From an optimization exercise on the open Yosys and OpenROAD flow, aimed at small area and a short achievable clock period; shortcuts taken in it are not production practice.
Only simulation tests tie the RTL to the original design; equivalence was not proved.
Not every run is shown, and edits may drop behaviour that the tests do not exercise.
Power and IR drop assume default switching activity.

**Run 1: nets reached from selected ports**

Bar = 100 um.
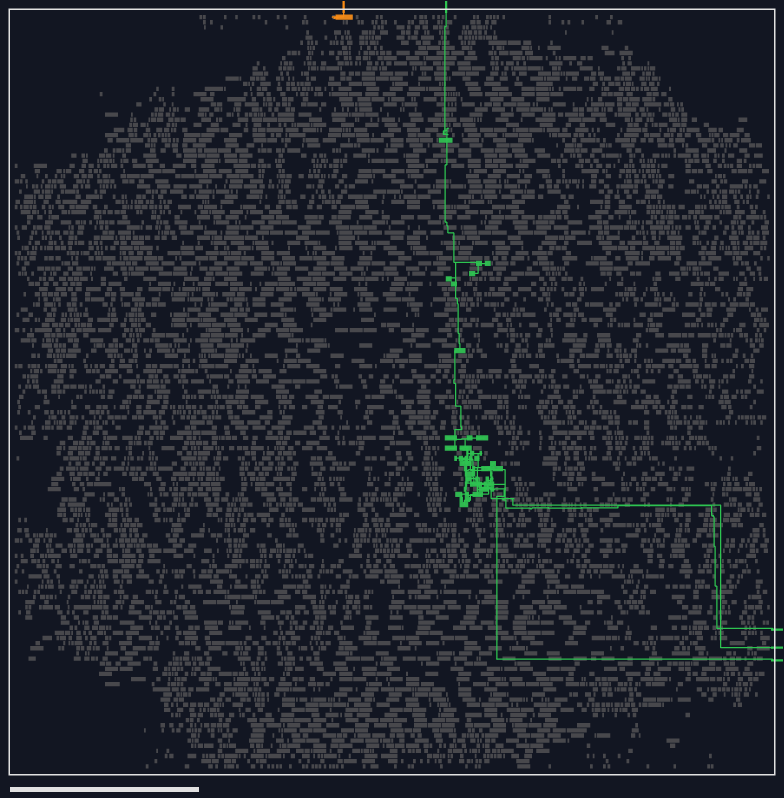
**Run 1: layout detail**

Region (291, 291) to (316, 316) um. Cells in grey, sequential cells in the stronger grey; small squares are vias.
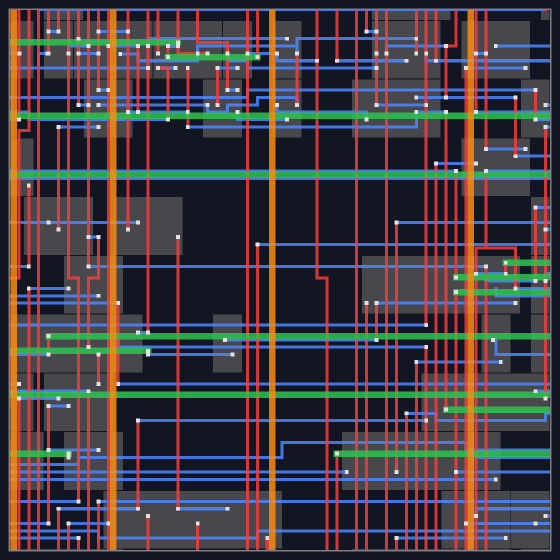
**Run 1: routed clock nets over the placement**

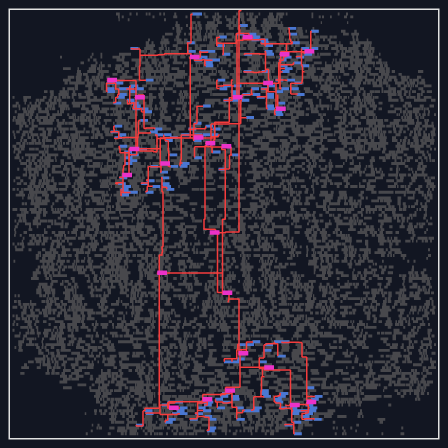
--- flow/design.v: outline only ---
// module bit_shifter_1: 12 lines
// module pe_1: 13 lines
// module conv_calc_5ks: 2945 lines
module conv_calc_5ks(
    valid_in, clk, rst,
    out_data_0, out_data_1, out_data_2, out_data_3, out_data_4, out_data_5, out_data_6, out_data_7, out_data_8, out_data_9, out_data_10, out_data_11, out_data_12, out_data_13, out_data_14, out_data_15, out_data_16, out_data_17, out_data_18, out_data_19, out_data_20, out_data_21, out_data_22, out_data_23, out_data_24,
    out_weight_0, out_weight_1, out_weight_2, out_weight_3, out_weight_4, out_weight_5, out_weight_6, out_weight_7, out_weight_8, out_weight_9, out_weight_10, out_weight_11, out_weight_12, out_weight_13, out_weight_14, out_weight_15, out_weight_16, out_weight_17, out_weight_18, out_weight_19, out_weight_20, out_weight_21, out_weight_22, out_weight_23, out_weight_24, out_weight_25, out_weight_26, out_weight_27, out_weight_28, out_weight_29, out_weight_30, out_weight_31, out_weight_32, out_weight_33, out_weight_34, out_weight_35, out_weight_36, out_weight_37, out_weight_38, out_weight_39, out_weight_40, out_weight_41, out_weight_42, out_weight_43, out_weight_44, out_weight_45, out_weight_46, out_weight_47, out_weight_48, out_weight_49, out_weight_50, out_weight_51, out_weight_52, out_weight_53, out_weight_54, out_weight_55, out_weight_56, out_weight_57, out_weight_58, out_weight_59, out_weight_60, out_weight_61, out_weight_62, out_weight_63, out_weight_64, out_weight_65, out_weight_66, out_weight_67, out_weight_68, out_weight_69, out_weight_70, out_weight_71, out_weight_72, out_weight_73, out_weight_74,
    bias_0, bias_1, bias_2,
    conv_out_1, conv_out_2, conv_out_3,
    valid_out
);
  // ...
==> flow/flow/run.sh <==
#!/bin/bash
set -euo pipefail
MARGIN=${MARGIN:-8.0}
bash standard.sh SETUP_SLACK_MARGIN=$MARGIN \
  "BUFFER_PORTS_ARGS=-buffer_cell sky130_fd_sc_hd__buf_2" \
  finish > standard.log 2>&1
==> flow/standard.sh <==
#!/bin/bash
# synth_recipe.tcl (not shown) runs the flow's synth.tcl, then flattens the netlist and writes it again
# the make line also repeats each setting of config.mk as NAME=value (left out here)
make -C /OpenROAD-flow-scripts/flow DESIGN_CONFIG=/design/flow/config.mk WORK_HOME=/design/flow/orfs CLKGATE_MAP_FILE= SYNTH_SCRIPT=/design/flow/synth_recipe.tcl "${@:-finish}"
==> flow/config.mk <==
export PLATFORM = sky130hd
export DESIGN_NAME = conv_calc_5ks
export DESIGN_NICKNAME = conv_calc_5ks
export VERILOG_FILES = /design/flow/design.v
export SDC_FILE = /design/flow/constraint.sdc
export NUM_CORES = 4
export LEC_CHECK = 0
export CAP_MARGIN = 20
export CORE_MARGIN = 2
export CORE_UTILIZATION = 40
export SLEW_MARGIN = 20
export TNS_END_PERCENT = 5
==> flow/constraint.sdc <==
create_clock -name core_clock -period 14.0 [get_ports {clk}]
set_input_delay 2.8000 -clock core_clock [delete_from_list [all_inputs] [get_ports {clk}]]
set_output_delay 2.8000 -clock core_clock [all_outputs]
set_load 0.01 [all_outputs]
==> results.txt, run 1 <==
- Mean instance size in the synthesized netlist: ~8.5 um^2
- The pre-antenna-repair detailed-routing pass consisted of 9 iterations.
* Power consumption: 20.5 mW
- Number of nets in the synthesized netlist: 9,249
* Die Height: 405 um
- Mapped Cells: 7,555
- The critical path runs through a total of 10 cells.
- RSZ-0062 raised after global routing: yes
- Area of placed instances: 0.0674 mm^2
- Outcome: finished clean
- Largest stage delay, worst path: just under 0.6 ns
* Total global-route track usage: 37.0%
- Across the run, the number of max-cap violations was 0.
- After synthesis the netlist holds a flip-flop and latch count of between 200 and 250.
* Total power per unit cell area: 282 mW/mm^2
- Maximum fanout count along the critical path: 2
- Total net switching power: 11.1 mW
* Sinks on Clock Net: 217
- Clock share of power: 3.6%
* Number of global-route vias before repair: 54,700
* Proportion of power drawn by combinational gates: 89.4%
- Core outline area: between 0.15 and 0.2 mm^2
- The initial utilization of the core area, before any placement, comes to 40.1%.
* Antenna viol nets, final: 0
- The slowest stage of the critical path is the fa_2 cell.
- TritonCTS built the clock tree.
* Final worst-path cycle share: 48.5%
- Root buffer selected by CTS: clkbuf_16
- Number of buffers inserted for hold repair after clock tree synthesis: 0
* Tightest Pin Transition: 0.796 ns
* Worst setup path category: reg -> out
- Portion of synthesized cell area occupied by the leading cell type: between 30% and 40%
* Reg power frac: about 7.0%
* Iteration-0 DRC Markers: 8,282
- Required time of the critical path: 11.20 ns
- VDD sags by at most 0.000376 V.
* Min Clock Period, post-route: 6.79 ns
- The congestion estimate from routability-driven global placement came to 1.07.
* Final standard cell count with taps included and fillers excluded: 9,767
- EDFF count, synth: 0
- Number of filler instances in the final layout: 16,000
* Final instance area: approximately 0.073 mm^2
- For this run, design rule violations remaining after detail routing come to 0.
* Total wirelength of the detailed-routed design: 312,000 um
- The die covers 0.164 mm^2.
* Number of buffer and inverter instances along the worst setup path: 1
- CTS H-tree lvls: 1
- After clock tree synthesis, the clock-pin slew on the worst setup and hold paths is 0.08 ns.
- The floorplan step set the die width to 405 um.
- Area of the mapped netlist: 0.0643 mm^2
* Detailed Place HPWL: 271,000 um
- Cell Count Post-Placement: 9,571
* Highest clock frequency the design can meet: 147 MHz
* Share of layout cells above drive strength 1: 17.2%
- Worst slew margin relative to its limit: 46.5%
* Yosys warning count: 1
- Placement row count: 147
- In the routed layout, each cell is associated on average with a via count of about 6.0.
- Leak: 29.6 nW
- The final number of max-transition violations came to 0.
* Wire length of the first global-routing pass: 425,000 um
- In the synthesized netlist the dominant register cell turns out to be dfxtp_1.
- Cell type with the highest aggregate area in the netlist: fa_1
- Setup violations remaining at the end of the flow were counted as 0.
- Of all flip-flops after synthesis, the portion carrying an async set or reset was 0.461%.
- In the post-synthesis netlist, the biggest area contributors are fa_1, xor2_1, dfxtp_1.
* Number of antenna violations at the first check in global routing: 108
* Internal power consumption: roughly 9.4 mW
- WP data arrival: roughly 4.0 ns
* Endpoint kind of the worst setup timing path: primary output
- Clock buffer count from CTS: 25
- Count of cell types in the netlist: 66
- Net switching is 54.1% of the power.
- Port buffering added around 560 buffers.
* Average wire length per cell after detail routing: 32.0 um
- Crit start category: register
- Critical path, cell by cell: fa_1 > fa_2 > ha_4 > a21o_1 > a211oi_4 > or3b_4 > a211o_1 > a31o_1 > xor2_1 > buf_2
* Clk buf depth: 3
- Total via count after detailed routing: 58,500
- Entering global routing, the biggest net connects 24 pins.
* Category of cells accounting for the largest share of critical-path delay: adder cells
- Net count reported at finish: 9,220
- Setup Total Neg Slack: 0 ns
* Final hold violations: 0
- Path type of the worst min-delay path: in -> async
- Area added between synthesis and finish: 13.2%
- During I/O placement, the number of pins put on the boundary was between 500 and 600.
- Total congestion overflow: 0
- The share of the Yosys chip area taken by registers is 6.76%.
About 'nets reached from selected ports':
legend:
  orange:
    port: valid_in
    bits: 1
    direction: input
    edge: top
    end_cells: 1
    buffers: 1
    wire: 12.3 um
  green:
    port: out_weight_11
    bits: 4
    direction: input
    edge: 3 right, 1 top
    end_cells: 54
    buffers: 4
    wire: 1,290 um

About 'layout detail':
legend:
  red:
    layer: M2
  green:
    layer: M3
  blue:
    layer: M1
  orange:
    layer: M4
sequential cells in the window: 0
most frequent: xnor2_1 (6), fa_1 (4), nand2_1 (3)
cells with their middle in the window: 28

About 'routed clock nets over the placement':
legend:
  magenta:
    item: clock-net drivers
    count: 25
  red:
    item: clock wires
    length: 3,980 um
  blue:
    item: flip-flops
    count: 217
routed clock nets: 26

run 1: repair_timing:
item | in CTS | in global routing
gates cloned | 0 | 1
setup buffers | 15 | 72
gates resized for setup | 56 | 1072
setup endpoints to repair | 195 | 202
hold endpoints to repair | 0 | 0
pin swaps | 41 | 216
run 1: cells by family after synthesis:
kind of cell,share of synthesized area (%)
AND/OR/NAND/NOR,11.0
AO/OA/AOI/OAI,17.1
adder cells (fa/ha/maj),35.1
multiplexers,6.94
buffers and inverters,8.48
flip-flops,6.76
XOR/XNOR,14.7
run 1: power groups by stage:
stage,Sequential (mW),Clock (mW),Combinational (mW)
4_1_cts,1.43,0.744,17.9
3_5_place_dp,1.44,0,16.8
2_1_floorplan,1.39,0,10.6
3_3_place_gp,1.44,0,16.6
6_report,1.43,0.741,18.4
5_1_grt,1.47,0.761,20.2
run 1: Yosys cell counts (5+ instances only):
| cell | n |
|---|---|
| a211o_1 | 43 |
| a211oi_1 | 89 |
| a21boi_0 | 5 |
| a21o_1 | 15 |
| a21oi_1 | 596 |
| a221oi_1 | 219 |
| a22oi_1 | 111 |
| a31oi_1 | 97 |
| a32oi_1 | 109 |
| and2_1 | 80 |
| and3_1 | 37 |
| and4_1 | 35 |
| buf_1 | 113 |
| buf_2 | 8 |
| clkbuf_1 | 583 |
| clkinv_1 | 28 |
| dfxtp_1 | 216 |
| fa_1 | 1059 |
| ha_1 | 108 |
| inv_1 | 704 |
| inv_2 | 11 |
| mux2_2 | 16 |
| mux2i_1 | 428 |
| nand2_1 | 389 |
| nand2b_1 | 13 |
| nand3_1 | 169 |
| nand3b_1 | 5 |
| nand4_1 | 81 |
| nor2_1 | 412 |
| nor2b_1 | 149 |
| nor3_1 | 42 |
| nor3b_1 | 39 |
| nor4b_1 | 5 |
| o21a_1 | 12 |
| o21ai_0 | 377 |
| o22a_1 | 20 |
| o22ai_1 | 5 |
| xnor2_1 | 433 |
| xor2_1 | 643 |
run 1: cell type report:
type,instances,area (um^2),area share (%)
multi-input combinational,5888,57400,78.8
timing repair buffer,650,4410,6.06
sequential,217,4360,5.99
inverter,743,2940,4.03
tap,2160,2700,3.71
clock buffer,35,723,0.993
antenna,63,158,0.217
clock inverter,10,156,0.215
timing repair inverter,1,5.00,0.00687
run 1: routing by layer:
metal	global-route usage, %	routed length [um]	up-vias
li1	-	-	25300
met1	49.4	123000	29100
met2	55.5	133000	3338
met3	12.0	39100	596
met4	14.0	16600	80
met5	0	520	-
run 1: cell usage in the layout (no fill, tap or decap), drive strengths merged, types with 13 or more instances in the layout:
cell type and count:
a211o 43, a211oi 90, a21o 16, a21oi 598, a221oi 219, a22oi 111
a31oi 97, a32oi 109, and2 81, and3 37, and4 35, buf 602
clkbuf 83, clkinv 27, clkinvlp 16, dfxtp 216, diode 63, fa 1059
ha 108, inv 708, mux2 16, mux2i 428, nand2 389, nand2b 13
nand3 169, nand4 81, nor2 413, nor2b 149, nor3 42, nor3b 39
o21ai 377, o22a 20, xnor2 433, xor2 643
run 1: through the flow:
| step | util, % | worst slack, ns | hold WS (ns) |
|---|---|---|---|
| CTS | 42.9 | 7.14 | 1.98 |
| global placement | 42.1 | 6.80 | 2.63 |
| floorplan | - | 7.55 | 2.53 |
| detailed placement | 42.1 | 6.81 | 2.63 |
| finish | 45.5 | 7.21 | 2.00 |
| global route | 45.4 | 7.16 | 2.00 |
--- run 2 (diff from run 1) ---
==> flow/flow/run.sh (replaced) <==
#!/bin/bash
set -euo pipefail
MARGIN=${MARGIN:-8.0}
bash standard.sh SETUP_SLACK_MARGIN=$MARGIN \
  "BUFFER_PORTS_ARGS=-buffer_cell sky130_fd_sc_hd__buf_1" \
  finish > standard.log 2>&1
--- a/flow/config.mk
+++ b/flow/config.mk
@@ -9,4 +9,4 @@
 export CORE_MARGIN = 2
 export CORE_UTILIZATION = 40
 export SLEW_MARGIN = 20
-export TNS_END_PERCENT = 5
+export TNS_END_PERCENT = 0
**Run 2: nets reached from selected ports**

Bar = 100 um.
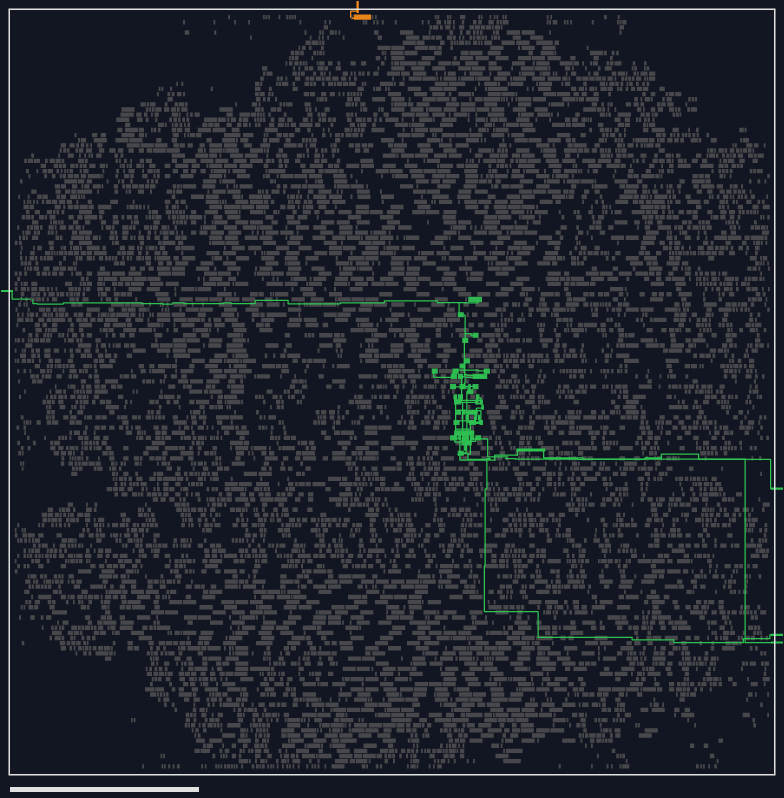
legend:
  green:
    port: out_weight_11
    bits: 4
    direction: input
    edge: 3 right, 1 left
    end_cells: 54
    buffers: 5
    wire: 1,410 um
  orange:
    port: valid_in
    bits: 1
    direction: input
    edge: top
    end_cells: 1
    buffers: 1
    wire: 10.0 um

**Run 2: clock nets**

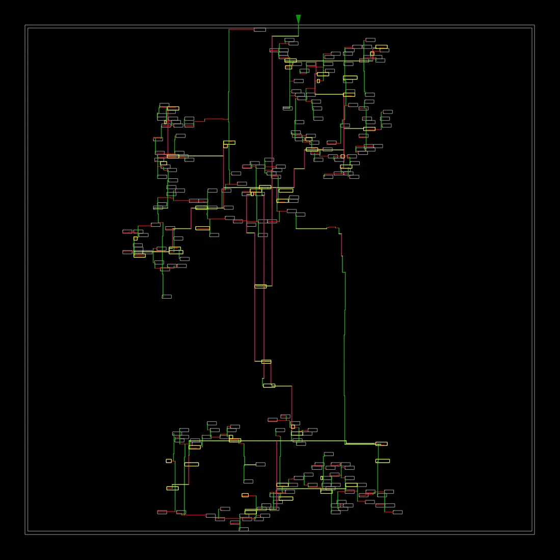
Sinks on Clock Net: 217
layout sequential cell count: 217
clock tree buffer count of the final layout: 33
clock buffer count from CTS: 27

==> run 2 against run 1 <==
Count of clock-buffer cells in the layout decreased by 2. Power down 4.7%. Critical path depth rose by 1. Global-route usage increased by 0.26 points. Cell count barely moved. Clock power increased by 16%. Highest routed layer unchanged.
==> results.txt, run 2 <==
- The core utilization of the finished layout was 43.2% (-2.3 points).
* Clock share of power: 4.4% (+0.8 points)
* Yosys warning count: 1 (unchanged)
* Initial standard-cell utilization of the core: 40.1% (unchanged)
- Switching share of total power: 55.7% (+1.5 points)
* Leading cell type in the layout, fill and taps excluded: fa_1
- The cell area power density is 283 mW/mm^2 (+0.36%).
- Share of layout cells above drive strength 1: 6.21% (-11 points)
* Crit start category: primary input
- Final RePlAce weighted congestion: 1.12 (+3.8%)
- Number of global-route vias before repair: 54,700 (-0.075%)
- Main synth FF type: dfxtp_1
- Number of buffers inserted by port buffering: 563 (unchanged)
* Vias per Instance: 5.92 (-1.2%)
* Total net switching power: 10.9 mW (-2.0%)
- Area of the mapped netlist: 0.0643 mm^2 (unchanged)
* Outcome: finished clean
* WP data arrival: 7.34 ns (+3.35 ns)
- The portion of total power attributed to sequential cells came to 7.4% (+0.4 points).
- Count of cell types in the netlist: 66 (unchanged)
- After synthesis, the cell types taking the most area are fa_1, xor2_1, dfxtp_1.
* Number of synthesized register bits: 217 (unchanged)
- The final number of max-transition violations is 0 (unchanged).
* Final hold violations: 0 (unchanged)
* Cell type with the highest aggregate area in the netlist: fa_1
* Proportion of power drawn by combinational gates: 88.2% (-1.2 points)
- Total via count after detailed routing: 57,800 (-1.2%)
- The first-pass GRT wire length came to 428,000 um (+0.57%).
- Number of antenna violations at the first check in global routing: 96 (-11%)
- The data required time at the worst endpoint was 14.52 ns (+3.32 ns).
- The maximum fanout count along the critical path is 9 (+7).
- Core outline area: 0.160 mm^2 (unchanged)
- The total wirelength of the detailed-routed design is 311,000 um (-0.25%).
- The peak clock frequency supported by timing came to 147 MHz (-0.35%).
* Setup Total Neg Slack: 0 ns (unchanged)
- Detailed-route DRC error count: 0 (unchanged)
- Maximum number of pins on one net before global-route repair: 24 (unchanged)
- Mapped Cells: 7,555 (unchanged)
* First-pass DRT Iterations: 8 (-1)
* Area added between synthesis and finish: 7.52%
- Total congestion overflow: 0 (unchanged)
* I/O pins: 564 (unchanged)
- Horiz. Die Dim: 405 um (unchanged)
- The post-synthesis async set-or-reset flop share is 0.461% (unchanged).
- The total of endpoints with negative setup slack in the final report came to 0 (unchanged).
- The overall power after layout is 19.6 mW (-4.7%).
- The clock tree buffer depth is 3 (unchanged).
* Number of buffers inserted for hold repair after clock tree synthesis: 0 (unchanged)
* EDFF count, synth: 0 (unchanged)
* Leak: 27.9 nW (-5.7%)
- The residual antenna-violating net count after detailed routing is 0 (unchanged).
* Most used cells in the layout excluding fill and tap cells: fa_1, inv_1, xor2_1
- Mean instance size in the synthesized netlist: 8.51 um^2 (unchanged)
- Endpoint kind of the worst setup timing path: register
* Min Clock Period, post-route: 6.82 ns (+0.0239 ns)
- Iteration-0 DRC Markers: 7,699 (-7.0%)
* Portion of synthesized cell area occupied by the leading cell type: 33.0% (unchanged)
- Worst setup path category: in -> reg
- Among all cell types in the netlist, the one instantiated most often is fa_1.
- Placement row count: 147 (unchanged)
- The average routed wire per standard cell came to 31.9 um (-0.24%).
* DIE AREA: 0.164 mm^2 (unchanged)
- Fraction of the yosys area taken by sequential cells: 6.76% (unchanged)
- CTS H-tree lvls: 1 (unchanged)
* Final worst-path cycle share: 48.7% (+0.17 points)
* Die Height: 405 um (unchanged)
- RSZ-0062 raised after global routing: yes
- The maximum vdd ir drop is 0.000335 V (-11%).
- Detailed Place HPWL: 272,000 um (+0.53%)
* Top cells by count, synth: fa_1, inv_1, xor2_1, a21oi_1, clkbuf_1
- Worst slew margin relative to its limit: 18.5% (-28 points)
- Clock input transition at the sequential cells of the worst setup and hold paths: 0.08 ns (about the same)
- The net count of the mapped netlist is 9,249 (unchanged).
**Run 2: metal layers overlaid**

Bar = 100 um. Two of the layers only.
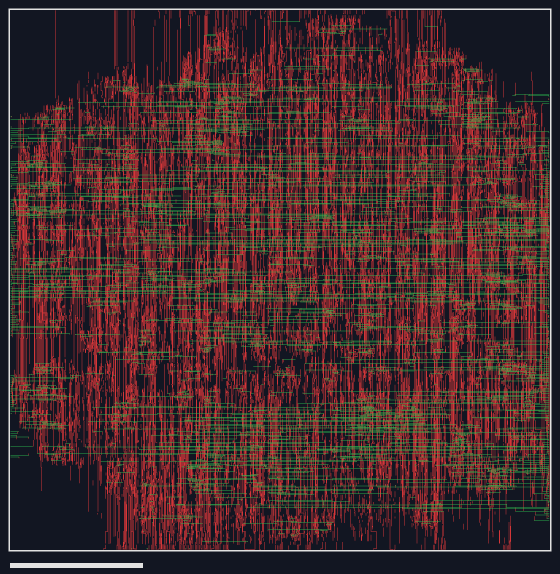
legend:
  green:
    layer: M3
    wire_length: 37.7 mm
  red:
    layer: M2
    wire_length: 134 mm

**Run 2: layout detail**

Region (291, 291) to (316, 316) um. Cells in grey, sequential cells in the stronger grey; small squares are vias.
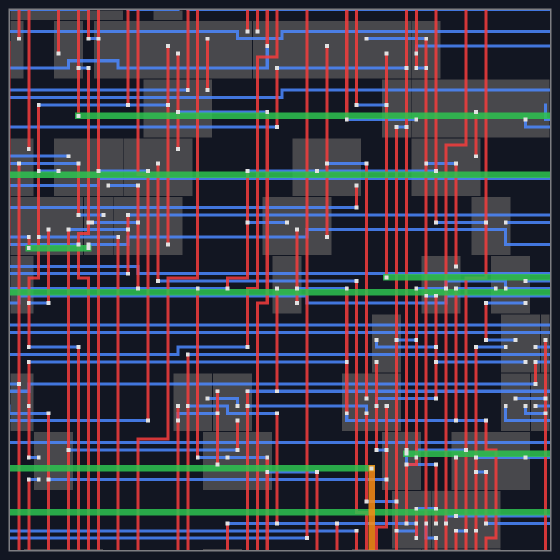
legend:
  orange:
    layer: M4
  red:
    layer: M2
  green:
    layer: M3
  blue:
    layer: M1
sequential cells in the window: 0
cells with their middle in the window: 31
most frequent: xnor2_1 (7)

==> run 2: changes by cell type in the layout (fill, tap and decap cells not counted), sizes merged <==
| cell | delta |
|---|---|
| clkbuf | +88 |
| clkinv | +3 |
| clkdlybuf4s18 | +3 |
| inv | +8 |
| clkinvlp | -9 |
| clkdlybuf4s15 | +19 |
| diode | -5 |
| bufinv | +4 |
| buf | -112 |
==> run 2: cells by family (layout without fill, tap and decap cells) <==
kind of cell             count (synthesis)  after routing  share of synthesized area [%]
AO/OA/AOI/OAI                         1732           1732                           17.1
AND/OR/NAND/NOR                       1469           1469                           11.0
buffers and inverters                 1450           1443                           8.48
adder cells (fa/ha/maj)               1167           1167                           35.1
XOR/XNOR                              1076           1076                           14.7
multiplexers                           444            444                           6.94
flip-flops                             217            217                           6.76
other                                    0             58                              0
==> run 2: final cells by class <==
cell class              count  area [um^2]
clock buffers              33          738
repair buffers            650         3160
multi-input cells        5888        54900
well taps                2160         2700
fillers                 16200        91100
flip-flops and latches    217         4350
inverters                 743         2820
diodes                     58          145
clock inverters            17          298
==> run 2: power by group through the flow <==
| stage | Sequential, mW | Combinational, mW | Clock (mW) |
|---|---|---|---|
| floorplan | 1.39 | 10.5 | 0 |
| global placement | 1.45 | 16.1 | 0 |
| detailed placement | 1.45 | 16.3 | 0 |
| CTS | 1.44 | 16.8 | 0.869 |
| global route | 1.48 | 19.0 | 0.883 |
| finish | 1.44 | 17.3 | 0.863 |
==> run 2: critical path, stage by stage <==
cell and delay (ns):
buf_1 0.69, mux2i_1 0.18, o21ai_0 0.42, nand2_1 0.18, xor2_1 0.24, fa_1 0.54
fa_1 0.69, fa_1 0.49, fa_1 0.52, fa_1 0.52, inv_1 0.04
==> run 2: timing repair <==
item                                    4_1_cts  5_1_grt
endpoints found under the setup margin      211      224
pin swaps                                     5       14
buffers inserted                              4        4
hold endpoints to repair                      0        0
resized for setup                           107      232
==> run 2: metrics by stage <==
stage	hold slack, ns	setup slack (ns)	area, um^2	std cells
2_1_floorplan	2.53	7.55	65100	7555
3_3_place_gp	2.61	6.21	67200	9648
3_5_place_dp	2.61	6.18	67300	9649
4_1_cts	1.93	7.21	68600	9703
5_1_grt	1.97	7.13	69100	9730
6_report	1.96	7.18	69100	9766
==> run 2: metal layers <==
metal	track usage [%]	part of all wire, %	vias up
met2	55.3	43	3093
met3	11.6	12	469
met1	50.8	41	28800
li1	-	-	25300
met5	0	0.16	-
met4	13.8	4.3	78
==> run 3: too many edits to list; what changed since run 2 <==
flow/design.v: 2970 -> 4254 lines; modules unchanged: 2
  conv_calc_5ks: edited, 2945 -> 4229 lines
==> flow/run.sh (new file) <==
#!/bin/bash
# synth_recipe.tcl (not shown) runs the flow's synth.tcl, then flattens the netlist and writes it again
# the make line also repeats each setting of config.mk as NAME=value (left out here)
make -C /OpenROAD-flow-scripts/flow DESIGN_CONFIG=/design/flow/config.mk WORK_HOME=/design/flow/orfs CLKGATE_MAP_FILE= SYNTH_SCRIPT=/design/flow/synth_recipe.tcl finish
--- a/flow/config.mk
+++ b/flow/config.mk
@@ -10,3 +10,2 @@
 export CORE_UTILIZATION = 40
 export SLEW_MARGIN = 20
-export TNS_END_PERCENT = 0
removed: flow/flow/run.sh
removed: flow/standard.sh
**Run 3: nets reached from selected ports**

Bar = 100 um.
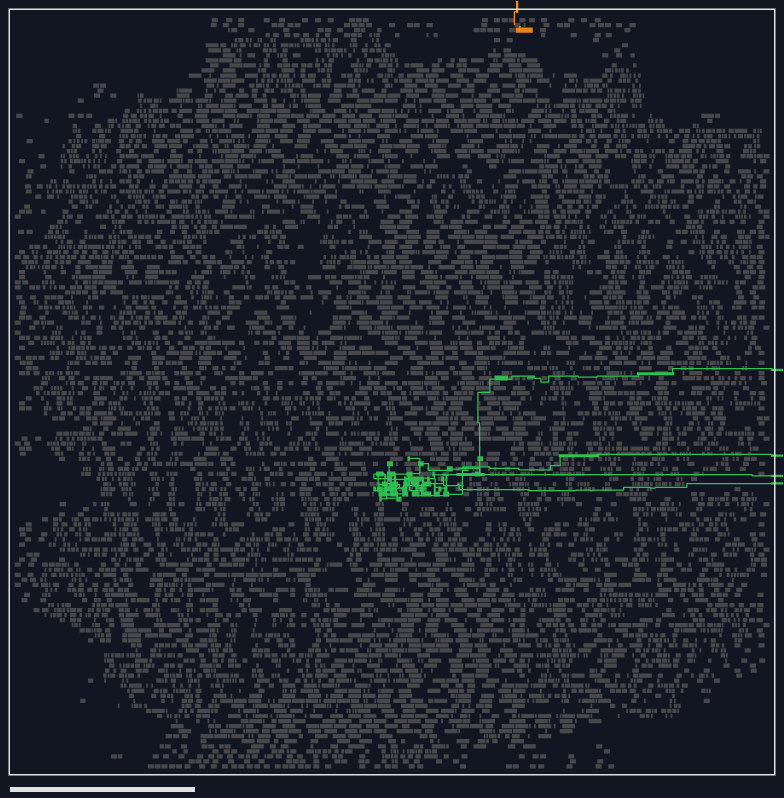
legend:
  green:
    port: out_weight_11
    bits: 4
    direction: input
    edge: right
    end_cells: 57
    buffers: 4
    wire: 1,160 um
  orange:
    port: valid_in
    bits: 1
    direction: input
    edge: top
    end_cells: 1
    buffers: 1
    wire: 11.6 um

**Run 3: routed clock nets over the placement**

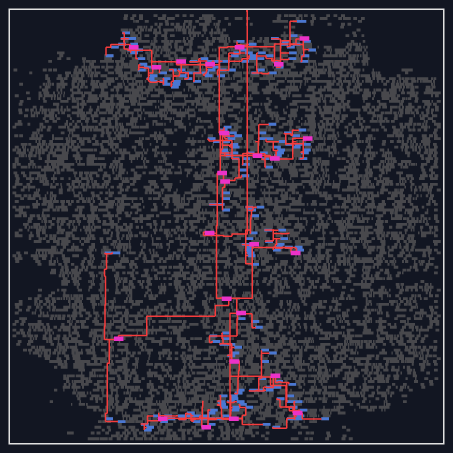
clock-net power: 0.709 mW
clock share of power: 3.6%

==> run 3 against run 2 <==
Sequential share of layout area is 0.39 points lower. Count of clock-buffer cells in the layout is 3 lower. Die area is 3.5% higher. Area after synthesis is 3.6% higher. Hold slack better by 0.41 ns. Still clean on timing, DRC and antenna. Core utilization is 1.4 points higher.
==> results.txt, run 3 <==
- Outcome: finished clean
* CTS tree: built
- The core utilization of the finished layout came to 44.6% (+1.4 points).
- The cell area power density came to 265 mW/mm^2 (-6.4%).
- In the synthesized netlist the dominant register cell turns out to be dfxtp_1.
* Critical-path top delay cell: clkdlybuf4s50_1
- The chip height is 412 um (+1.7%).
- The share of synthesized area occupied by flip-flops and latches was 6.53% (-0.23 points).
* Worst slew margin relative to its limit: 20.7% (+2.2 points)
- The net count of the mapped netlist was 9,755 (+5.5%).
* Leading cell type in the layout, fill and taps excluded: fa_1
* Logic depth of the worst path, buffers included: 13 (+2)
* Root buffer selected by CTS: clkbuf_16
- RSZ-0062 raised after global routing: no
- The clock slew at the register clock pins of the worst setup and hold paths was 0.06 ns (-0.02 ns).
- The count of buffer and inverter cells on the critical path is 3 (+1).
- Setup Total Neg Slack: 0 ns (unchanged)
- WP data arrival: 4.93 ns (-2.41 ns)
- Quantity of gates resized following cts: 0 (-100%)
- The post-route worst setup slack was 6.27 ns (-0.909 ns).
* Share of layout cells above drive strength 1: 2.66% (-3.6 points)
- Mapped Cells: 8,007 (+6.0%)
* FF+latch area: 0.00435 mm^2 (about the same)
- The count of synthesis-stage warnings from yosys is 1 (unchanged).
- The final critical path time including I/O delays and setup was 7.73 ns (+0.909 ns).
* Core outline area: 0.165 mm^2 (+3.1%)
- Top cells by count, synth: fa_1, inv_1, xnor2_1, a21oi_1, clkbuf_1
- Clk buf depth: 3 (unchanged)
* Tightest Pin Transition: 1.19 ns
* Final hold violations: 0 (unchanged)
- Initial standard-cell utilization of the core: 40.3% (+0.18 points)
* Number of buffers inserted by port buffering: 563 (unchanged)
- DIE AREA: 0.170 mm^2 (+3.5%)
* Worst setup slack before clock tree synthesis: 5.80 ns (-0.375 ns)
- Total of endpoints with negative setup slack in the final report: 0 (unchanged)
- The iteration count of the initial detailed-routing pass came to 7 (-1).
- The ratio of routed vias to standard cells is 5.83 (-1.4%).
* Total congestion overflow: 0 (unchanged)
- The first-iteration detailed-routing DRC count was 8,408 (+9.2%).
- Final instance area: 0.0736 mm^2 (+6.4%)
- The residual antenna-violating net count after detailed routing was 0 (unchanged).
- The first-pass GRT wire length came to 430,000 um (+0.52%).
* Required time of the critical path: 11.20 ns (-3.32 ns)
- Largest cells by area after synthesis: fa_1, xnor2_1, dfxtp_1
* Most used cells in the layout excluding fill and tap cells: fa_1, inv_1, xnor2_1
- The row count came to 149 (+1.4%).
* Final worst-path cycle share: 55.2% (+6.5 points)
* Sinks on Clock Net: 217 (unchanged)
- Endpoint kind of the worst setup timing path: primary output
* Count of cell types in the netlist: 68 (+3.0%)
* Area of placed instances: 0.0726 mm^2 (+8.0%)
- The post-synthesis average cell area is 8.32 um^2 (-2.3%).
- The post-synthesis sequential element count was 217 (unchanged).
* Minimum hold slack: 2.37 ns (+0.410 ns)
- The multi-input logic area came to 0.0559 mm^2 (+1.7%).
* Worst setup path category: reg -> out
- Area of the mapped netlist: 0.0666 mm^2 (+3.6%)
- The net count of the finished layout is about 9,700.
- The detailed placer's ending HPWL is 272,000 um (about the same).
- CTS H-tree lvls: 1 (unchanged)
- From synthesis to final layout, the design area changed by 10.5%.
* Category of cells accounting for the largest share of critical-path delay: compound AO/OA/AOI/OAI gates
* Reported max-cap violation count: 0
- The number of buffers inserted by hold repair at cts was 0 (unchanged).
* Path type of the worst min-delay path: in -> async
- Final RePlAce weighted congestion: 1.09 (-2.1%)
* Leak: 30.0 nW (+7.8%)
* Number of buffers inserted to repair setup after CTS: 0 (-4)
* Number of global-route vias before repair: 56,300 (+3.0%)
- Crit start category: register
* Most numerous cell in the Yosys netlist: fa_1
* Number of filler instances in the final layout: 16,600 (+2.2%)
- The number of antenna violations at the first check in global routing came to 67 (-30%).
- EDFF count, synth: 0 (unchanged)
- Highest clock frequency the design can meet: 129 MHz (-12%)
- The maximum fanout count along the critical path came to 4 (-5).
- Maximum number of pins on one net before global-route repair: 26 (+8.3%)
- fa_1 takes more of the synthesized area than any other cell.
* Critical path, cell by cell: fa_1 > inv_1 > fa_1 > inv_1 > ha_1 > a31o_2 > a21oi_1 > o22ai_1 > a221oi_1 > o21ai_0 > a21oi_1 > o21ai_0 > clkdlybuf4s50_1
- Async SR Flop Fraction: 0.461% (unchanged)
* Largest stage delay, worst path: 0.64 ns (-0.05 ns)
* Portion of synthesized cell area occupied by the leading cell type: 33.3% (+0.31 points)
- Pins over their slew limit: 0 (unchanged)
- Detailed-route DRC error count: 0 (unchanged)
- I/O pins: 564 (unchanged)
- Horiz. Die Dim: 412 um (+1.7%)
* VDD IR-drop max: 0.000525 V (+57%)
**Run 3: metal layers overlaid**

Bar = 100 um. Two of the layers only.
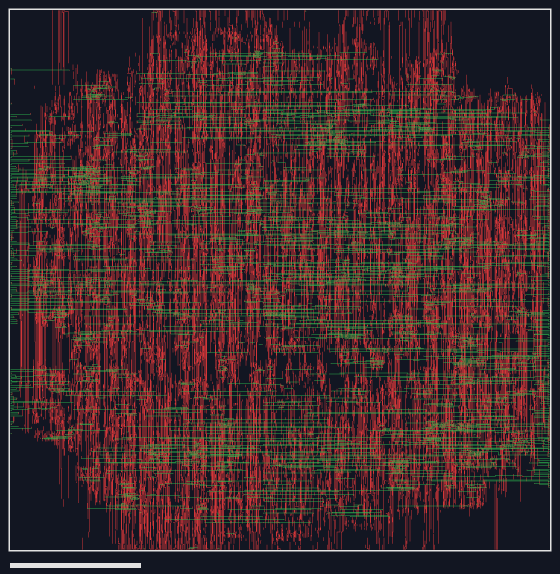
total global-route track usage: 35.9%
total via count after detailed routing: 59,500
total wirelength of the detailed-routed design: 311,000 um
average wire length per cell after detail routing: 30.5 um

**Run 3: clock nets**

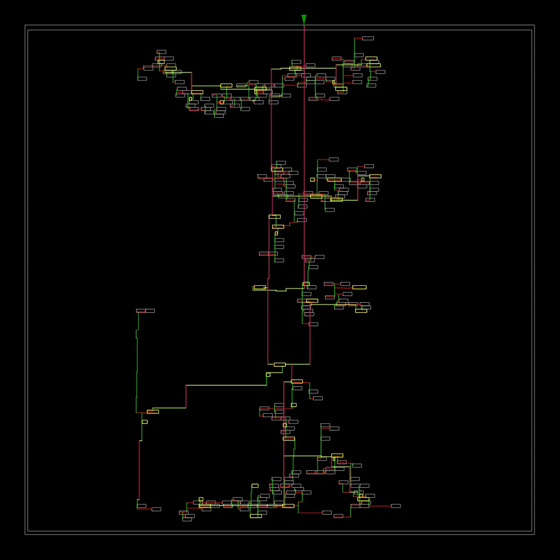
clock buffer count from CTS: 25
clock tree buffer count of the final layout: 30

==> run 3: cell types whose count changed after synthesis, sizes merged, moves of 66 or more <==
cell | before | now
nand2 | 389 | 489
xor2 | 643 | 390
nor2 | 413 | 509
xnor2 | 433 | 681
a21oi | 598 | 664
inv | 715 | 975
==> run 3: power breakdown <==
part,leakage (nW),switching (mW),internal [mW]
logic,27.8,9.96,7.39
registers,1.83,0.199,1.23
clock network,0.416,0.306,0.403
total,30.0,10.5,9.02
==> run 3: routing by layer <==
| metal | vias up | global-route usage, % | wire (um) |
|---|---|---|---|
| li1 | 26100 | - | - |
| met1 | 29400 | 49.9 | 127000 |
| met2 | 3367 | 52.5 | 131000 |
| met3 | 503 | 11.0 | 38800 |
| met4 | 70 | 12.7 | 13400 |
| met5 | - | 0 | 494 |
==> run 3: kinds of logic (layout without fill, tap and decap cells) <==
family | Yosys count | in the layout | share of synthesized area, %
compound gates | 1696 | 1696 | 15.6
xor+xnor | 1071 | 1071 | 14.1
fa+ha+maj | 1221 | 1221 | 35.4
buf+inv | 1687 | 1646 | 9.58
flops | 217 | 217 | 6.53
mux | 452 | 452 | 6.94
other cells | 0 | 41 | 0
simple gates | 1663 | 1663 | 11.9
==> run 3: cell type report <==
class / instances / share of cell area [%]
Antenna cell: 41 / 0.139
Clock buffer: 30 / 0.916
Clock inverter: 15 / 0.247
Inverter: 998 / 5.09
Multi-Input combinational cell: 6103 / 75.9
Sequential cell: 217 / 5.91
Tap cell: 2189 / 3.72
Timing Repair Buffer: 603 / 8.06
==> run 3: stage by stage <==
stage	power, mW	cells
final	19.5	10200
after global routing	21.4	10200
after floorplan	11.5	8007
after CTS	19.3	10200
after detailed placement	18.5	10100
after global placement	18.3	10100
--- run 4 (diff from run 3) ---
==> flow/flow/run.sh (new file) <==
#!/bin/bash
set -euo pipefail
MARGIN=${MARGIN:-7.0}
bash standard.sh SETUP_SLACK_MARGIN=$MARGIN finish > standard.log 2>&1
==> flow/standard.sh (new file) <==
#!/bin/bash
# synth_recipe.tcl (not shown) runs the flow's synth.tcl, then flattens the netlist and writes it again
# the make line also repeats each setting of config.mk as NAME=value (left out here)
make -C /OpenROAD-flow-scripts/flow DESIGN_CONFIG=/design/flow/config.mk WORK_HOME=/design/flow/orfs CLKGATE_MAP_FILE= SYNTH_SCRIPT=/design/flow/synth_recipe.tcl "${@:-finish}"
removed: flow/run.sh
**Run 4: layout detail**

Region (297, 297) to (322, 322) um. Cells in grey, sequential cells in the stronger grey; small squares are vias.
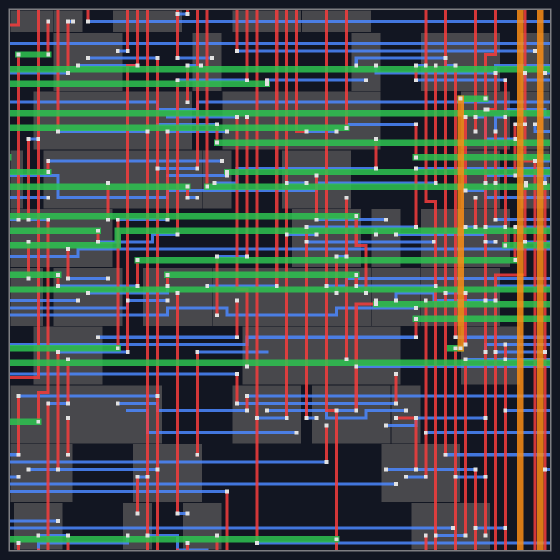

**Run 4: metal layers overlaid**

Bar = 100 um. Two of the layers only.
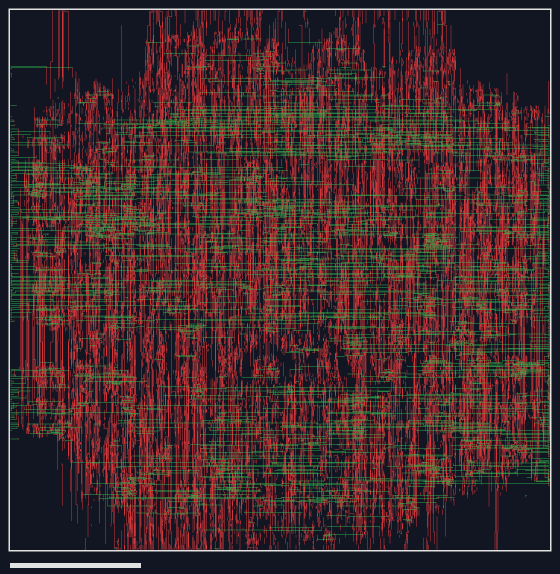
legend:
  green:
    layer: M3
    wire_length: 38.7 mm
  red:
    layer: M2
    wire_length: 131 mm

==> run 4 against run 3 <==
Still clean. Synthesized cell count unchanged. First-iteration DRC count up 3.0%. Sequential power about the same. Die area unchanged. Count of clock-buffer cells in the layout up 3. Flip-flop and latch count unchanged.
==> results.txt, run 4 <==
- Total wirelength of the detailed-routed design: 313,000 um (+0.68%)
- Endpoint kind of the worst setup timing path: register
* Final core utilization: 44.4% (-0.18 points)
- Min Clock Period, post-route: 7.00 ns (-0.729 ns)
- Tightest Pin Transition: 1.13 ns (-0.0526 ns)
- Placement row count: 149 (unchanged)
* Average wire length per cell after detail routing: 30.6 um (+0.43%)
- The number of DRC violations after detailed routing came to 0 (unchanged).
* Reported max-cap violation count: 0 (unchanged)
- Area added between synthesis and finish: 10.1%
* Fraction of the yosys area taken by sequential cells: 6.53% (unchanged)
- Yosys warning count: 1 (unchanged)
* Sinks on Clock Net: 217 (unchanged)
- Worst setup path category: in -> reg
* Leading cell type in the layout, fill and taps excluded: fa_1
- Mapped Cells: 8,007 (unchanged)
* Setup Total Neg Slack: 0 ns (unchanged)
- The fill cell total of the finished layout was 16,700 (+1.1%).
- Number of buffers inserted for hold repair after clock tree synthesis: 0 (unchanged)
* Highest clock frequency the design can meet: 143 MHz (+10%)
- Most used cells in the layout excluding fill and tap cells: fa_1, inv_1, xnor2_1
- fa_1 takes more of the synthesized area than any other cell.
- The count of distinct cell types in the synthesized netlist came to 68 (unchanged).
- Total power per unit cell area: 268 mW/mm^2 (+1.1%)
- DIE AREA: 0.170 mm^2 (unchanged)
* Share of layout cells above drive strength 1: 6.01% (+3.4 points)
- The initial standard-cell utilization of the core is 40.3% (unchanged).
- The post-synthesis average cell area was 8.32 um^2 (unchanged).
* Root buffer selected by CTS: clkbuf_16
- Final hold violations: 0 (unchanged)
- The worst hold path belongs to the class in -> async.
* Clock input transition at the sequential cells of the worst setup and hold paths: 0.06 ns (about the same)
* Iteration-0 DRC Markers: 8,660 (+3.0%)
- The final weighted congestion in routability-driven placement is 1.07 (-1.9%).
- The ratio of routed vias to standard cells was 5.88 (+0.81%).
* Async SR Flop Fraction: 0.461% (unchanged)
* Number of global-route vias before repair: 56,200 (-0.18%)
- Die Height: 412 um (unchanged)
* Largest cells by area after synthesis: fa_1, xnor2_1, dfxtp_1
- Final worst-path cycle share: 50.0% (-5.2 points)
- The number of CTS-inserted buffers is 25 (unchanged).
- Horiz. Die Dim: 412 um (unchanged)
* WP data arrival: 7.48 ns (+2.55 ns)
* Total of endpoints with negative setup slack in the final report: 0 (unchanged)
- The run finished with no timing, DRC or antenna violations.
- The detailed placer's ending HPWL is 273,000 um (+0.27%).
* RSZ-0062 raised after global routing: yes
* Area of the mapped netlist: 0.0666 mm^2 (unchanged)
- The reported leakage power is 31.2 nW (+3.9%).
- Antenna viol nets, final: 0 (unchanged)
- Main synth FF type: dfxtp_1
* Clk buf depth: 3 (unchanged)
- The maximum vdd ir drop is 0.000548 V (+4.4%).
- Net count reported at finish: 9,714 (+0.19%)
* CTS H-tree lvls: 1 (unchanged)
- The iteration count of the initial detailed-routing pass is 6 (-1).
- The data required time at the worst endpoint came to 14.48 ns (+3.28 ns).
- Total via count after detailed routing: 60,100 (+1.1%)
- Maximum number of pins on one net before global-route repair: 26 (unchanged)
- Maximum fanout count along the critical path: 12 (+8)
- Core outline area: 0.165 mm^2 (unchanged)
- Portion of synthesized cell area occupied by the leading cell type: 33.3% (unchanged)
**Run 4: nets reached from selected ports**

Bar = 100 um.
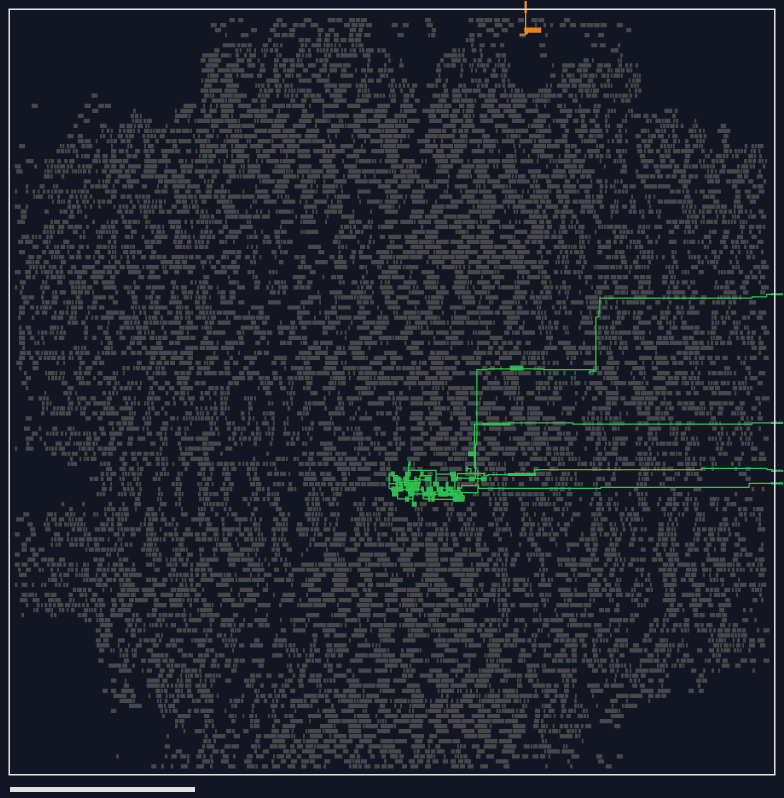
I/O pins: 564
number of buffers inserted by port buffering: 563

**Run 4: routed clock nets over the placement**

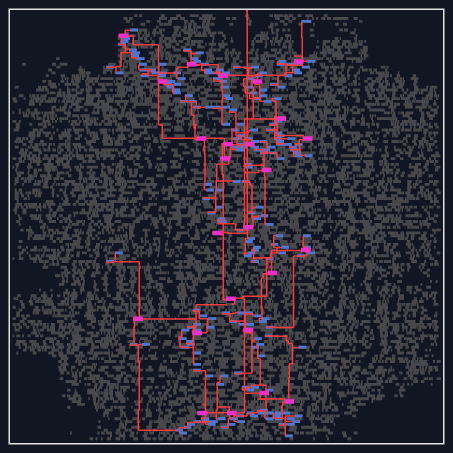
legend:
  magenta:
    item: clock-net drivers
    count: 25
  blue:
    item: flip-flops
    count: 217
  red:
    item: clock wires
    length: 4,290 um
routed clock nets: 26

-- run 4: cell count changes in the layout (fill, tap and decap cells not counted), sizes merged --
cell,delta
buf,+27
clkdlybuf4s50,-393
clkbuf,+167
inv,-2
clkinvlp,+6
clkdlybuf4s18,+2
dlygate4sd2,+90
diode,+7
clkdlybuf4s15,+35
dlymetal6s2s,+93
clkinv,-7
-- run 4: metrics by stage --
stage | power [mW] | area, um^2 | hold WS [ns] | setup WS (ns) | std cells
detailed placement | 18.4 | 72700 | 2.95 | 5.77 | 10100
global route | 21.4 | 73200 | 2.32 | 6.97 | 10200
global placement | 18.1 | 72700 | 2.94 | 5.79 | 10100
CTS | 19.4 | 73400 | 2.31 | 6.98 | 10200
finish | 19.6 | 73300 | 2.32 | 7.00 | 10200
floorplan | 11.5 | 66600 | 2.53 | 7.12 | 8007
-- run 4: area by class of cell --
cell class                      count  area [um^2]  share of cell area, %
Multi-Input combinational cell   6103        56100                   76.5
Timing Repair Buffer              621         5350                   7.29
Sequential cell                   217         4350                   5.94
Inverter                          998         3790                   5.17
Tap cell                         2189         2740                   3.74
Clock buffer                       33          686                  0.935
Clock inverter                     12          171                  0.234
Antenna cell                       48          120                  0.164
-- run 4: cells by family (layout without fill, tap and decap cells) --
family / Yosys count / in the layout / share of synthesized area, %
adder cells (fa/ha/maj): 1221 / 1221 / 35.4
XOR/XNOR: 1071 / 1071 / 14.1
multiplexers: 452 / 452 / 6.94
buffers and inverters: 1687 / 1664 / 9.58
AND/OR/NAND/NOR: 1663 / 1663 / 11.9
flip-flops: 217 / 217 / 6.53
other: 0 / 48 / 0
AO/OA/AOI/OAI: 1696 / 1696 / 15.6
-- run 4: timing repair --
action | CTS | global route
pin swaps | 10 | 9
gates cloned | 0 | 0
buffers inserted | 4 | 10
endpoints found under the setup margin | 157 | 136
gates resized for setup | 399 | 497
-- run 4: power breakdown --
group | switching [mW] | internal [mW]
registers | 0.200 | 1.23
clock network | 0.331 | 0.406
logic | 10.1 | 7.40
total | 10.6 | 9.03
-- run 4: metal layers --
| layer | routed length, um | track usage [%] | vias to the layer above |
|---|---|---|---|
| li1 | - | - | 26200 |
| met1 | 128000 | 50.1 | 29800 |
| met2 | 131000 | 53.0 | 3445 |
| met3 | 38700 | 11.1 | 596 |
| met4 | 13900 | 12.3 | 104 |
| met5 | 668 | 0 | - |
-- run 4: worst max-delay path: stages --
cell	delay [ns]
clkdlybuf4s50_1	1.05
a21oi_1	0.19
a21oi_1	0.28
mux2i_1	0.16
xnor2_1	0.19
fa_1	0.58
inv_1	0.10
fa_1	0.51
inv_1	0.05
fa_1	0.48
fa_1	0.53
inv_1	0.07
fa_1	0.48
--- run 5 (diff from run 4) ---
--- a/flow/config.mk
+++ b/flow/config.mk
@@ -7,5 +7,6 @@
 export LEC_CHECK = 0
 export CAP_MARGIN = 20
 export CORE_MARGIN = 2
-export CORE_UTILIZATION = 40
+export CORE_UTILIZATION = 55
+export PLACE_DENSITY = 0.75
 export SLEW_MARGIN = 20
**Run 5: metal layers overlaid**

Bar = 100 um. Two of the layers only.
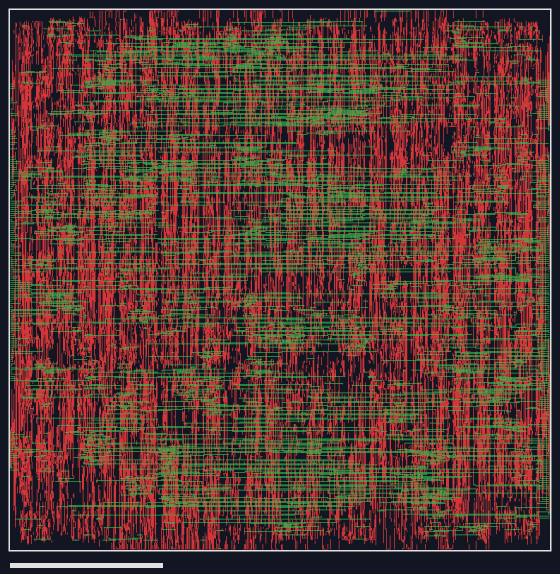
legend:
  green:
    layer: M3
    wire_length: 43.6 mm
  red:
    layer: M2
    wire_length: 120 mm

**Run 5: layout detail**

Region (251, 251) to (276, 276) um. Cells in grey, sequential cells in the stronger grey; small squares are vias.
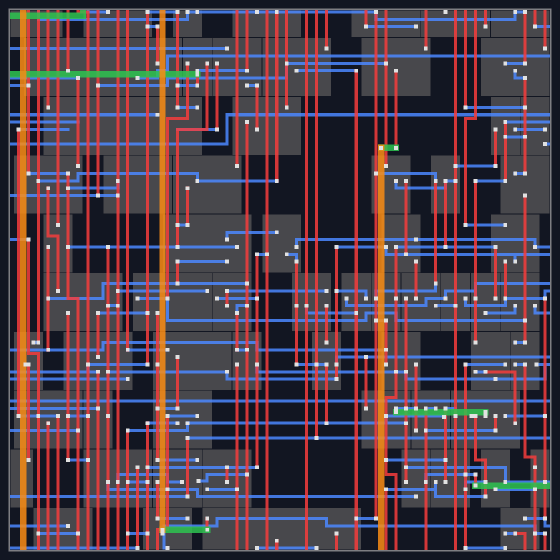
legend:
  blue:
    layer: M1
  red:
    layer: M2
  orange:
    layer: M4
  green:
    layer: M3
cells with their middle in the window: 55
most frequent: nand2_1 (9), xnor2_1 (8)
sequential cells in the window: 0

==> run 5 against run 4 <==
Fmax is essentially flat. Die area shrank 27%. Cell area shrank 0.73%. Combinational power is essentially flat. Sequential share of layout area is essentially flat. Power is essentially flat. Still clean. Cell count shrank 5.5%. Largest power group unchanged.
==> results.txt, run 5 <==
* Die Height: 352 um (-15%)
* Total wirelength of the detailed-routed design: 296,000 um (-5.3%)
- The worst setup path is of the in -> reg kind.
- The count of synthesis-stage warnings from yosys came to 1 (unchanged).
- Reported max-cap violation count: 0 (unchanged)
- Placement row count: 127 (-15%)
- Mapped Cells: 8,007 (unchanged)
- The synthesized design spends more area on one cell type than any other, namely fa_1.
* Number of antenna violations at the first check in global routing: 80
* Number of global-route vias before repair: 56,800 (+1.1%)
- Measured against its own limit, the worst slew margin works out to around 24%.
* Required time of the critical path: 14.47 ns (about the same)
* Pins over their slew limit: 0
- Area added between synthesis and finish: 9.25%
* EDFF count, synth: 0
- The residual antenna-violating net count after detailed routing was 0 (unchanged).
* Root buffer selected by CTS: clkbuf_16
* Outcome: finished clean
* Total power per unit cell area: 270 mW/mm^2 (+0.69%)
- Fraction of the yosys area taken by sequential cells: 6.53% (unchanged)
* Final worst-path cycle share: 50.0% (about the same)
- The min-delay analysis places its worst path in the category in -> async.
* Sinks on Clock Net: 217 (unchanged)
- The setup TNS was 0 ns (unchanged).
- The ratio of routed vias to standard cells came to 6.27 (+6.6%).
* I/O pins: 564 (unchanged)
- Number of synthesized register bits: 217
- Highest clock frequency the design can meet: 143 MHz (about the same)
- The number of hold violations in the final report was 0 (unchanged).
* Initial standard-cell utilization of the core: 55.5% (+15 points)
- The number of DRC violations after detailed routing was 0 (unchanged).
- The reported leakage power was 31.4 nW (+0.74%).
- TritonCTS built the clock tree.
* Share of layout cells above drive strength 1: 6.38% (+0.37 points)
- Async SR Flop Fraction: 0.461% (unchanged)
- Maximum number of pins on one net before global-route repair: 26 (unchanged)
- By area the synthesized netlist is led by fa_1, xnor2_1, dfxtp_1.
- The worst setup path is captured at a register.
* Crit start category: primary input
- The most used flip-flop cell after synthesis is dfxtp_1.
- Leading cell type in the layout, fill and taps excluded: fa_1
- FF+latch area: 0.00435 mm^2 (about the same)
* Mean instance size in the synthesized netlist: 8.32 um^2 (unchanged)
- The number of buffers added on ports is 563 (unchanged).
- In the post-synthesis netlist, the cell with the most instances is fa_1.
- Total via count after detailed routing: 60,500 (+0.69%)
- The die footprint is 0.124 mm^2 (-27%).
- The maximum fanout count along the critical path is 11 (-1).
* Horiz. Die Dim: 352 um (-15%)
- The number of buffers inserted by hold repair at cts is 0 (unchanged).
- Iteration-0 DRC Markers: 8,709 (+0.57%)
- Clock input transition at the sequential cells of the worst setup and hold paths: 0.07 ns (about the same)
* WP data arrival: 7.47 ns (about the same)
- The first global-routing pass estimated 416,000 um of wire.
* Total of endpoints with negative setup slack in the final report: 0 (unchanged)
- Most used cells in the layout excluding fill and tap cells: fa_1, inv_1, xnor2_1
- The iteration count of the initial detailed-routing pass was 8 (+2).
* Area of the multi-input gates: 0.0561 mm^2 (about the same)
- The average routed wire per standard cell is 30.7 um (+0.22%).
* Final RePlAce weighted congestion: 1.13 (+5.6%)
* Number of filler instances in the final layout: 10,800 (-35%)
- The count of distinct cell types in the synthesized netlist was 68 (unchanged).
* Total congestion overflow: 0
* Core outline area: 0.120 mm^2 (-27%)
- Area of the mapped netlist: 0.0666 mm^2 (unchanged)
* Portion of synthesized cell area occupied by the leading cell type: 33.3% (unchanged)
- Min Clock Period, post-route: 7.00 ns (+0.000160 ns)
- Number of nets in the synthesized netlist: ~9,800
- The transition time at the pin with the least slew margin is 1.14 ns (+0.00492 ns).
- The total number of nets in the final design came to 9,725 (+0.11%).
* Total global-route track usage: 47.1%
* CTS H-tree lvls: 1 (unchanged)
- VDD IR-drop max: 0.000430 V (-21%)
* RSZ-0062 raised after global routing: yes
- The clock tree buffer depth is 3 (unchanged).
- Detailed Place HPWL: 256,000 um (-6.2%)
* Top cells by count, synth: fa_1, inv_1, xnor2_1, a21oi_1, clkbuf_1
- The overall power after layout is 19.6 mW (about the same).
**Run 5: clock nets**

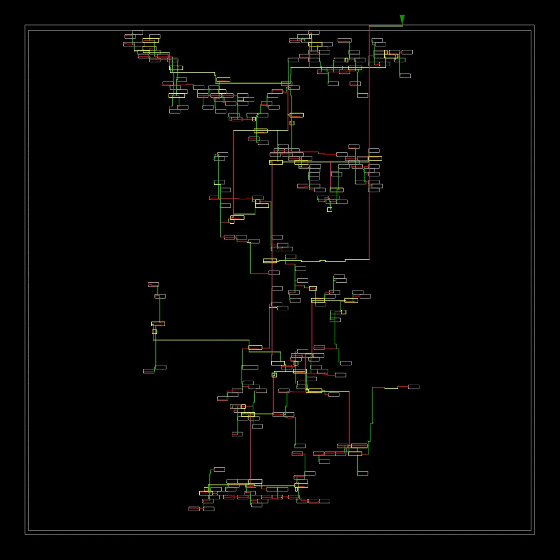
clock tree buffer count of the final layout: 32
clock buffer count from CTS: 27

**Run 5: nets reached from selected ports**

Bar = 100 um.
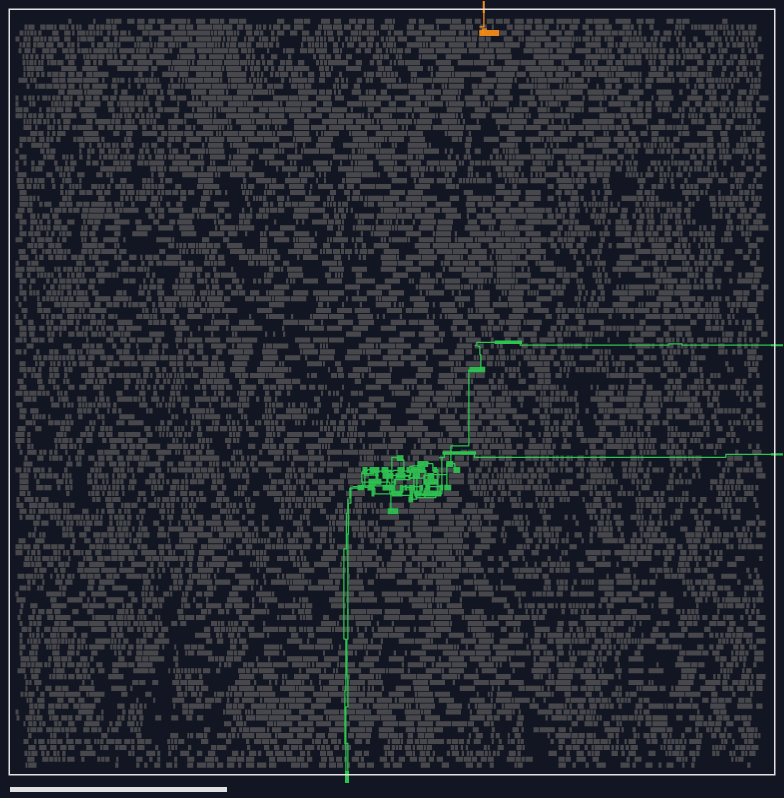

==> run 5: kinds of logic after synthesis <==
| group | share of synthesized area (%) |
|---|---|
| flip-flops | 6.53 |
| AND/OR/NAND/NOR | 11.9 |
| AO/OA/AOI/OAI | 15.6 |
| buffers and inverters | 9.58 |
| multiplexers | 6.94 |
| XOR/XNOR | 14.1 |
| adder cells (fa/ha/maj) | 35.4 |
==> run 5: repair_timing <==
item / 4_1_cts / 5_1_grt
setup buffers: 2 / 18
setup endpoints to repair: 159 / 143
resized for setup: 376 / 576
pin swaps: 8 / 13
==> run 5: layer usage <==
metal / track usage, % / routed length (um)
met1: 62.7 / 112000
met2: 66.3 / 120000
met3: 18.0 / 43600
met4: 24.2 / 20200
met5: 0 / 399
==> run 5: final cells by class <==
class | instances | area share [%]
Clock buffer | 32 | 0.982
Clock inverter | 17 | 0.297
Antenna cell | 47 | 0.162
Inverter | 998 | 5.21
Multi-Input combinational cell | 6103 | 77.2
Timing Repair Buffer | 630 | 7.44
Sequential cell | 217 | 5.98
Tap cell | 1612 | 2.77
==> run 5: worst max-delay path, cell delays in order <==
cell and delay (ns):
dlygate4sd2_1 0.71, mux2_2 0.29, nand2_1 0.05, o21ai_0 0.21, mux2i_1 0.22, xnor2_1 0.18, fa_1 0.68, inv_1 0.11
fa_1 0.55, inv_1 0.07, fa_1 0.50, fa_1 0.56, inv_1 0.08, fa_1 0.47
==> run 5: stage by stage <==
stage	utilization, %	hold WS, ns	cells	cell area [um^2]	setup slack (ns)
6_report	60.7	2.34	9656	72800	7.00
5_1_grt	60.6	2.36	9639	72700	6.92
4_1_cts	60.6	2.33	9591	72700	6.86
3_5_place_dp	60.0	2.95	9540	72000	5.86
3_3_place_gp	60.0	2.94	9540	72000	5.89
2_1_floorplan	-	2.53	8007	66600	7.12
==> run 5: power breakdown <==
group | internal (mW) | leakage (nW) | total (mW) | switching (mW)
Clock | 0.441 | 0.442 | 0.763 | 0.322
Sequential | 1.23 | 1.83 | 1.43 | 0.204
Combinational | 7.24 | 29.2 | 17.4 | 10.2
Total | 8.91 | 31.4 | 19.6 | 10.7

## what the ideal ports hide
How much do the figures lean on ideal ports? The routed layouts below were timed once more, with nothing changed but the port constraints.
Step 1 (the two cells are an assumption about what drives the block):
set clk [get_ports {clk}]
set_driving_cell -lib_cell sky130_fd_sc_hd__clkbuf_16 $clk
set_driving_cell -lib_cell sky130_fd_sc_hd__buf_2 [delete_from_list [all_inputs] $clk]
Step 2 moves the port delays by t, midway between the first and last clock arrival at a register: inputs arrive t later, outputs are due t later. That takes back most of the time a late clock gives input paths.
Slacks: ideal ports / drivers / drivers and shift; pairs: ideal ports / drivers.
run | t (ns) | slack for setup (ns) | hold WS [ns] | worst register clock-pin slew, ns | worst slew at a driven data input, ns
run 1 | 0.665 | 7.208 / 7.141 / 6.578 | 2.001 / 1.955 / 2.620 | 0.09 / 0.09 | 0.29
run 2 | 0.699 | 7.184 / 7.118 / 6.457 | 1.956 / 1.909 / 2.607 | 0.10 / 0.10 | 0.25
run 3 | 0.649 | 6.275 / 6.200 / 5.650 | 2.366 / 2.313 / 2.962 | 0.08 / 0.08 | 0.25
run 4 | 0.659 | 7.003 / 6.959 / 6.300 | 2.321 / 2.274 / 2.934 | 0.08 / 0.08 | 0.23
run 5 | 0.659 | 7.003 / 6.983 / 6.324 | 2.337 / 2.287 / 2.946 | 0.07 / 0.07 | 0.22
After both steps setup and hold are still met in every run listed. For run 2, which loses most, drivers alone change the setup slack by -0.066 ns; drivers and shift together by -0.727 ns.
